Background: an optimization exercise with open tools, aiming at small area and a short achievable clock period. Do not read the settings as production practice.
The RTL was checked by simulation tests, not by an equivalence proof against the original design.
Some runs may be left out. An edit can pass the tests and still lose a function that they never use.

==> flow/design.v <==
`timescale 1ns / 1ps
module Multiplier_25 (
    input  wire               clk,
    input  wire signed [24:0] a,
    input  wire signed [24:0] b,
    output wire signed [49:0] p
);
reg signed [24:0] a_r, b_r;
reg signed [49:0] p_1, p_2, p_3;
always @(posedge clk) begin
    a_r <= a;
    b_r <= b;
    p_1 <= a_r * b_r;
    p_2 <= p_1;
    p_3 <= p_2;
end
assign p = p_3;
endmodule
`timescale 1ns / 1ps
module Power_Spec_Cal(
           input wire clk,
           input wire rst,
           input wire dv,
           input wire [9:0] xk_index,
           input wire [24:0] fft_data_out_re,
           input wire [24:0] fft_data_out_im,
           output reg [49:0] Power_Spec,		 
           output reg data_valid,				 
           output reg dv_FFT					 
       );
reg signed [24:0] fftout_re_d;
reg signed [24:0] fftout_im_d;
wire signed [49:0] re_square;
wire signed [49:0] im_square;
reg [0:2] dv_reg;
always @(posedge clk or posedge rst)
begin : PipelineRegister_process
    if (rst == 1'b1) begin
        fftout_re_d <= 25'sb0;
        fftout_im_d <= 25'sb0;
    end
    else begin
        fftout_re_d <= fft_data_out_re;
        fftout_im_d <= fft_data_out_im;
    end
end
Multiplier_25 Multiplier_RE (
                  .clk(clk),  
                  .a(fftout_re_d),  
                  .b(fftout_re_d),  
                  .p(re_square)  
              );
Multiplier_25 Multiplier_IM (
                  .clk(clk),  
                  .a(fftout_im_d),  
                  .b(fftout_im_d),  
                  .p(im_square)  
              );
always @(posedge clk or posedge rst)
begin
    if(rst == 1)
        Power_Spec <= 0;
    else
        Power_Spec <= re_square + im_square;
end
always @(posedge clk or posedge rst)
begin
    if(rst == 1)
        data_valid <= 0;
    else
        data_valid <= dv_reg[1];
end
always @(posedge clk or posedge rst)
begin
    if(rst == 1)
    begin
        dv_reg[0] <= 0;
        dv_reg[1] <= 0;
        dv_reg[2] <= 0;
    end
    else
    begin
        dv_reg[0] <= (dv & xk_index[9]);	 
        dv_reg[1] <= dv_reg[0];
        dv_reg[2] <= dv_reg[1];
    end
end
always @(posedge clk or posedge rst)
begin
    if(rst == 1)
    begin
        dv_FFT <= 0;
    end
    else
    begin
        dv_FFT <= dv;
    end
end
endmodule
==> flow/run.sh <==
#!/bin/bash
# synth_recipe.tcl (not shown) runs the flow's synth.tcl, then flattens the netlist and writes it again
# the make line also repeats each setting of config.mk as NAME=value (left out here)
make -C /OpenROAD-flow-scripts/flow DESIGN_CONFIG=/design/flow/config.mk WORK_HOME=/design/flow/orfs CLKGATE_MAP_FILE= SYNTH_SCRIPT=/design/flow/synth_recipe.tcl finish
==> flow/config.mk <==
export PLATFORM = sky130hd
export DESIGN_NAME = Power_Spec_Cal
export DESIGN_NICKNAME = Power_Spec_Cal
export VERILOG_FILES = /design/flow/design.v
export SDC_FILE = /design/flow/constraint.sdc
export NUM_CORES = 4
export LEC_CHECK = 0
export CAP_MARGIN = 20
export CORE_MARGIN = 2
export CORE_UTILIZATION = 40
export PLACE_DENSITY = 0.6
export SLEW_MARGIN = 20
==> flow/constraint.sdc <==
create_clock -name core_clock -period 8.0 [get_ports {clk}]
set_input_delay 1.6000 -clock core_clock [delete_from_list [all_inputs] [get_ports {clk}]]
set_output_delay 1.6000 -clock core_clock [all_outputs]
set_load 0.01 [all_outputs]
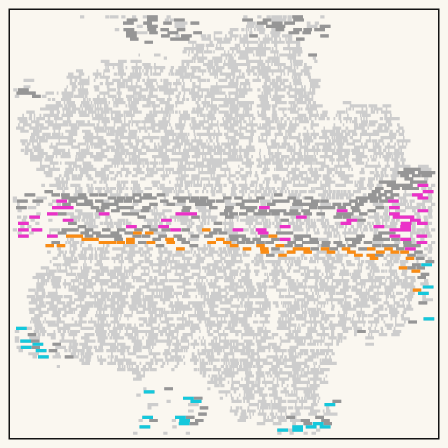
**Above:** run 1 (sequential cells colored by netlist name).
Other sequential cells in the stronger gray, the rest of the logic in the fainter gray.
fftout_re_d -> cyan  # sequential cells 25
Multiplier_RE.p_1 -> orange  # sequential cells 49, where a band across the middle
not colored = 324

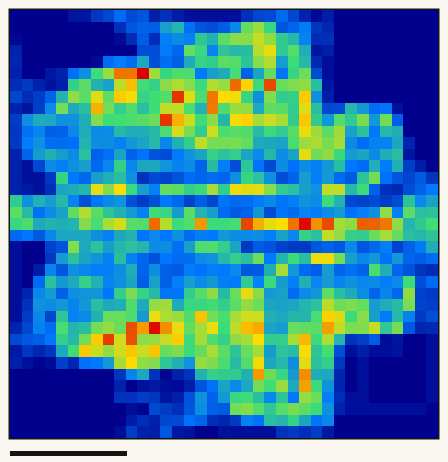
**Above:** run 1 (routed metal per tile).
Scale bar: 100 um. 37 x 37 tiles, from dark blue (low) to red (high), scaled to the fullest tile. Values are wire area over tile area, all layers added.
nearly empty tiles = 18%
densest ninth of the die = north
emptiest ninth of the die = north-east

==> run notes, run 1 <==
- WL met3: 5.53 mm
- All-Layer GR Usage: 17.9%
- DP Worst Slack: 0.296 ns
- Crit share post-route: 94.6%
- Inverters: 1,404
- CTS tree: built
- Asr flop ratio synth: 23.2%
- Sequential cell area share: 16.3%
- Area leader, netlist: fa_1
- Cts repair resizes: 0
- Root Driver: clkbuf_16
- Fmax: 132 MHz
- DR iter-0 viols: 1,354
- Num CTS Buffers: 47
- Hold-fix buffers at CTS: 0
- Signal buf overhead: 3.70%
- Setup ws final: 0.434 ns
- Setup bufs post-CTS: 0
- DIE WIDTH: 366 um
- Most frequent cells in the layout: 1,403 x inv_1, 1,213 x fa_1, 401 x nand2_1, 353 x ha_1, 343 x dfxtp_1
- Io pins: 115
- Crit-path slowest cell: fa_1
- Final Util: 44.8%
- Max Slew Vio Count: 0
- Share of cells above drive strength 1: 5.08%
- Vert. Die Dim: 366 um
- Hpwl dp: 95.9 mm
- CP startpoint kind: flip-flop
- Number of global-route vias before repair: 36,873
- Worst slew pin tran: 0.952 ns
- M3 GR Usage: 2.75%
- Multi-input logic portion of the cell area: 64.1%
- Final ANT Viol Nets: 0
- Multi-input gate area: 37,300 sq um
- Vias per cell: 4.67
- Top_reg_cell synth: dfxtp_1
- Slowest Stage Delay on Critical Path: 0.74 ns
- Crit path depth: 24
- Yosys reg bits: 448
- Total grt overflow: 0
- Top cells by count, synth: 1,404 x inv_1, 1,213 x fa_1, 401 x nand2_1, 353 x ha_1, 344 x dfxtp_1
- Largest net degree at the start of global routing: 70
- Critical Path Sink Type: flip-flop
- Num sequential: 448
- CP most frequent cell: fa_1
- Bufs w/o clock: 243
- Path depth of the worst reg2reg path: 24
- Placed cell count: 6,874
- Tap cells: 1,742
- RePlAce Congestion: 0.875
- Cells along the critical path: buf_4 > and2_1 > fa_1 > fa_1 > inv_1 > fa_1 > inv_1 > fa_1 > fa_1 > fa_1 > inv_1 > fa_1 > inv_1 > ha_1 > a21oi_1 > nor2b_1 > o21ai_0 > nand2_1 > a21o_1 > a21o_1 > a21oi_1 > o21ai_1 > a21oi_1 > xnor2_1
- Rows: 132
- First-pass GRT wire length: 190 mm
- Worst reg2reg setup slack: 0.43 ns
- #MultiIn Comb: 3,037
- Synth Area per Inst: 10.5 sq um
- Delay-heaviest family, CP: adder cells
- Grt met1 use: 23.9%
- Clk sinks: 448
- Clock network area share: 2.99%
- Setup crit start: Multiplier_RE.a_r[3]
- DR top layer: met4
- H-tree Lvls: 2
- Reg area: 9490 sq um
- WL met2: 55.6 mm
- Commonest non-fill, non-tap cell in the layout: inv_1
- Max reg flops: 50
- Clk pin slew, worst setup/hold paths: 0.08 ns
- Worst R2R Start: Multiplier_RE.a_r[3]
- Top cell type's share of synthesized area: 46.3%
- # DRC: 0
- Hold WS: 0.310 ns
- DR vias: 32,508
- Max-slew headroom: 36.4%
- Largest Register: Power_Spec
- Detail-routed net length per standard cell: 16.2 um
- GRT busiest layer: met2
- Number of antenna violations at the first check in global routing: 3
- Post-synthesis instance total: 5,013
- Run status: timing/DRC/antenna clean
- Critical Path Sink: Multiplier_RE.p_1[46]
- Met2 Resource Use GR: 30.4%
- Syn Nets: 6,642
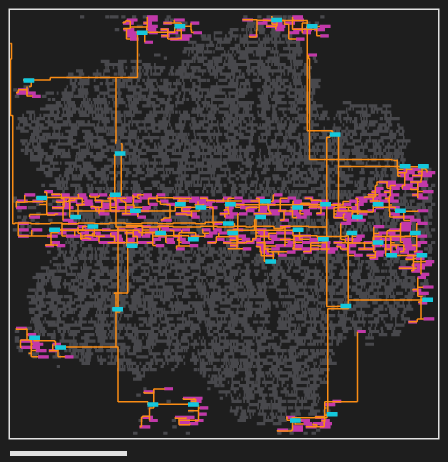
**Above:** run 1 (routed clock nets over the placement).
Scale bar: 100 um.
flip-flops -> magenta  # count 448
cells driving clock nets -> cyan  # count 47
clock wires -> orange  # length 6,270 um
routed clock nets = 48
Fin Clk Skew: 0.0302 ns
worst skew pair latency: 0.66 ns

run 1: how the worst min path moves through the flow:
stage,from,endpoint,cells past startpoint
5_1_grt,Multiplier_IM.p_1[3],Multiplier_IM.p_2[3],0
6_report,Multiplier_IM.p_1[3],Multiplier_IM.p_2[3],0
3_3_place_gp,Multiplier_IM.p_2[10],Multiplier_IM.p_3[10],0
3_5_place_dp,Multiplier_IM.p_1[2],Multiplier_IM.p_2[2],0
4_1_cts,Multiplier_IM.p_1[3],Multiplier_IM.p_2[3],0
2_1_floorplan,Multiplier_IM.p_1[0],Multiplier_IM.p_2[0],0
run 1: kinds of logic (layout without fill, tap and decap cells):
family,count (synthesis),after routing,share of synthesized area (%)
AOI/OAI and AO/OA,372,372,4.84
xor gates and xnor gates,169,169,2.82
DFF,448,448,18.1
adders and majority gates,1566,1566,54.7
buffers and inverters,1528,1734,10.9
other,0,2,0
and+or+nand+nor,923,923,8.51
muxes,7,7,0.141
--- run 2: outline of the changes from run 1 ---
flow/design.v: 99 -> 1961 lines; modules unchanged: 0
  Power_Spec_Cal: edited, 80 -> 1952 lines
  fa: new, 4 lines
  ha: new, 4 lines
  removed: Multiplier_25
==> module ha as of run 2 <==
module ha (input wire a, input wire b, output wire s, output wire co);
assign s = a ^ b;
assign co = a & b;
endmodule
==> module fa as of run 2 <==
module fa (input wire a, input wire b, input wire c, output wire s, output wire co);
assign s = a ^ b ^ c;
assign co = (a & b) | (a & c) | (b & c);
endmodule
--- a/flow/config.mk
+++ b/flow/config.mk
@@ -11,2 +11,4 @@
 export PLACE_DENSITY = 0.6
 export SLEW_MARGIN = 20
+export SYNTH_HIERARCHICAL = 1
+export SYNTH_MINIMUM_KEEP_SIZE = 0
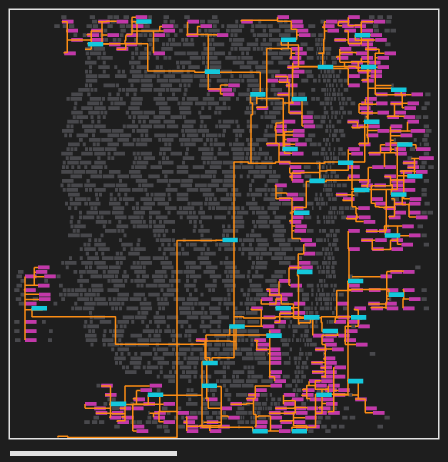
**Above:** run 2 (routed clock nets over the placement).
Scale bar: 100 um.
clock wires -> orange  # length 4,500 um
cells driving clock nets -> cyan  # count 39
flip-flops -> magenta  # count 352
routed clock nets = 40
flops lie = all over the die

==> run notes, run 2 <==
- CP Class: flip-flop to flip-flop
- Synth Area per Inst: 12.5 sq um (+19%)
- Synth Area in Simple Gates: 17.2% (+8.7 points)
- Synth area leaders: fa_1 44%, dfxtp_1 27%, and2_1 14%
- Fin Clk Skew: 0.0252 ns (-0.00492 ns)
- Root Driver: clkbuf_16
- PortBufs: 105
- DR iter-0 viols: 1,233 (-8.9%)
- Path depth of the worst reg2reg path: 9 (-63%)
- Worst skew pair latency: 0.56 ns (-0.10 ns)
- Crit share post-route: 60.6% (-34 points)
- Hold WC Path Type: flip-flop to flip-flop
- Largest net degree at the start of global routing: 28 (-60%)
- Arrival time worst endpoint: 5.27 ns
- Worst R2R Start: re1[15]
- Final ANT Viol Nets: 0 (unchanged)
- Run status: timing/DRC/antenna clean
- Hold EP: p4[18]
- Detail-routed net length per standard cell: 22.7 um (+40%)
- Setup ws final: 3.16 ns (+2.72 ns)
- Top cell type's share of synthesized area: 43.9% (-2.4 points)
- DP Worst Slack: 3.24 ns (+2.94 ns)
- Io pins: 115 (unchanged)
- Final instance count without filler cells: 2,996
- Number of global-route vias before repair: 17,905 (-51%)
- Synth Area in Compound Gates: 4.19% (-0.65 points)
- Fmax: 206 MHz (+56%)
- Max_cap viols: 0
- Worst slew pin tran: 0.920 ns (-0.0323 ns)
- Placed cell count: 2,921 (-58%)
- Setup crit start: re1[15]
- Top cells by count, synth: 556 x and2_1, 556 x fa_1, 348 x dfxtp_1, 100 x clkbuf_1, 72 x ha_1
- Critical Path Sink: csa_b_r[27]
- Cts repair resizes: 0 (unchanged)
- Hpwl dp: 45.9 mm (-52%)
- DR vias: 15,526 (-52%)
- All-Layer GR Usage: 21.3% (+3.4 points)
- Placeable Area: 62,900 sq um
- # DRC: 0 (unchanged)
- RePlAce Congestion: 0.893 (+2.0%)
- Yosys reg bits: 352 (-21%)
- Post-synthesis instance total: 2,027 (-60%)
- Most frequent cells in the layout: 556 x and2_1, 556 x fa_1, 347 x dfxtp_1, 105 x clkdlybuf4s50_1, 72 x ha_1
- Worst reg2reg setup slack: 3.16 ns (+2.72 ns)
- Syn Nets: 2,718 (-59%)
- Clk sinks: 352 (-21%)
- Hold-fix buffers at CTS: 0 (unchanged)
- Synth cell types: 59
- RSZ-0062 raised after global routing: false
- CTS tree: built
- Placed Area: 27,400 sq um
- Number of antenna violations at the first check in global routing: 2 (-1)
- First-pass GRT wire length: 106 mm (-44%)
- Worst Path Required: 8.43 ns
- Hold WS: 0.320 ns (+0.00983 ns)
- Post-synthesis mux area share: 0% (-0.14 points)
- Max-slew headroom: 38.5% (+2.1 points)
- H-tree Lvls: 2 (unchanged)
- Vias per cell: 5.18 (+11%)
- Hold Path Cell Cnt: 0 (unchanged)
- Synth Area in XOR/XNOR: 1.48% (-1.3 points)
- Combinational family with the most area after synthesis: adder cells
- Post-synthesis sequential area ratio: 27.9%
- Share of cells above drive strength 1: 6.05% (+0.98 points)
- Fin Setup TNS: 0 ns
- Max Slew Vio Count: 0 (unchanged)
- Setup bufs post-CTS: 0 (unchanged)
- Asr flop ratio synth: 1.14% (-22 points)
- Top_reg_cell synth: dfxtp_1
- Clk pin slew, worst setup/hold paths: 0.06 ns (-0.02 ns)
- Post-synth EDFFs: 0
- Synth Area in Adders: 47.4% (-7.2 points)
- Area leader, netlist: fa_1
- Rows: 92 (-30%)
- Num CTS Buffers: 39 (-17%)
- Critical Path Sink Type: flip-flop
- CP startpoint kind: flip-flop
- Total grt overflow: 0 (unchanged)
- Min-delay src: p3[18]
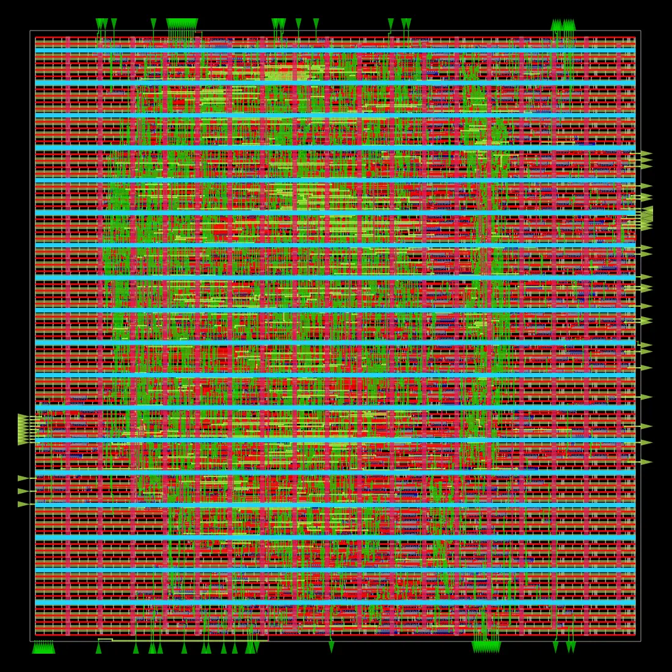
**Above:** run 2 (top view of the die).
final instance area: 28,700 sq um
area of the die: 65,400 sq um
DIE WIDTH: 256 um
Final Util: 45.7%

-- run 2: worst max-delay path, stage by stage (launching register included) --
cell and delay (ns):
dfxtp_1 0.78, buf_4 0.38, and2_1 0.20, fa_1 0.49
fa_1 0.49, fa_1 0.55, fa_1 0.44, fa_1 0.40
fa_1 0.55, fa_1 0.43
-- run 2: per-module statistics from Yosys (local to each module, per instance) --
module	times used	area [sq um]	cells inside
fa	555	20.0	1
ha	24	12.5	1
Power_Spec_Cal	1	14000	1448
-- run 2: area by class of cell --
class	count	area, sq um	area share, %
Multi-Input combinational cell	1555	17800	62.1
Tap cell	846	1060	3.69
Clock buffer	51	1100	3.84
Sequential cell	352	7070	24.6
Timing Repair Buffer	154	1420	4.94
Inverter	14	52.6	0.183
Antenna cell	3	7.51	0.0261
Clock inverter	21	184	0.640
-- run 2: routing by layer --
metal  part of all wire, %  track usage [%]
met5                     0                0
met4                   2.8             7.46
met3                   8.0             5.26
met2                    47             34.6
met1                    42             27.8

afterwards: timing with drivers on the ports:
Ports are ideal in the flow. The routed layouts listed here were re-timed in OpenROAD.
Step 1 (the two cells are an assumption about what drives the block):
set clk [get_ports {clk}]
set_driving_cell -lib_cell sky130_fd_sc_hd__clkbuf_16 $clk
set_driving_cell -lib_cell sky130_fd_sc_hd__buf_2 [delete_from_list [all_inputs] $clk]
Step 2 adds t to the input delays and takes it off the output delays; t is the mean of the earliest and latest rising clock arrival at the registers after step 1. Input paths then give back, and output paths get back, about the clock's delay inside the block.
Three values: ideal, step 1, step 2; two values: the first two.
run	shift t [ns]	setup WS [ns]	hold slack, ns	slew at the worst register clock pin (ns)
run 1	0.714	0.434 / 0.434 / 0.434	0.310 / 0.310 / 0.310	0.08 / 0.08
run 2	0.606	3.155 / 3.155 / 3.155	0.320 / 0.320 / 0.320	0.06 / 0.06
After both steps setup and hold are still met in every run listed.
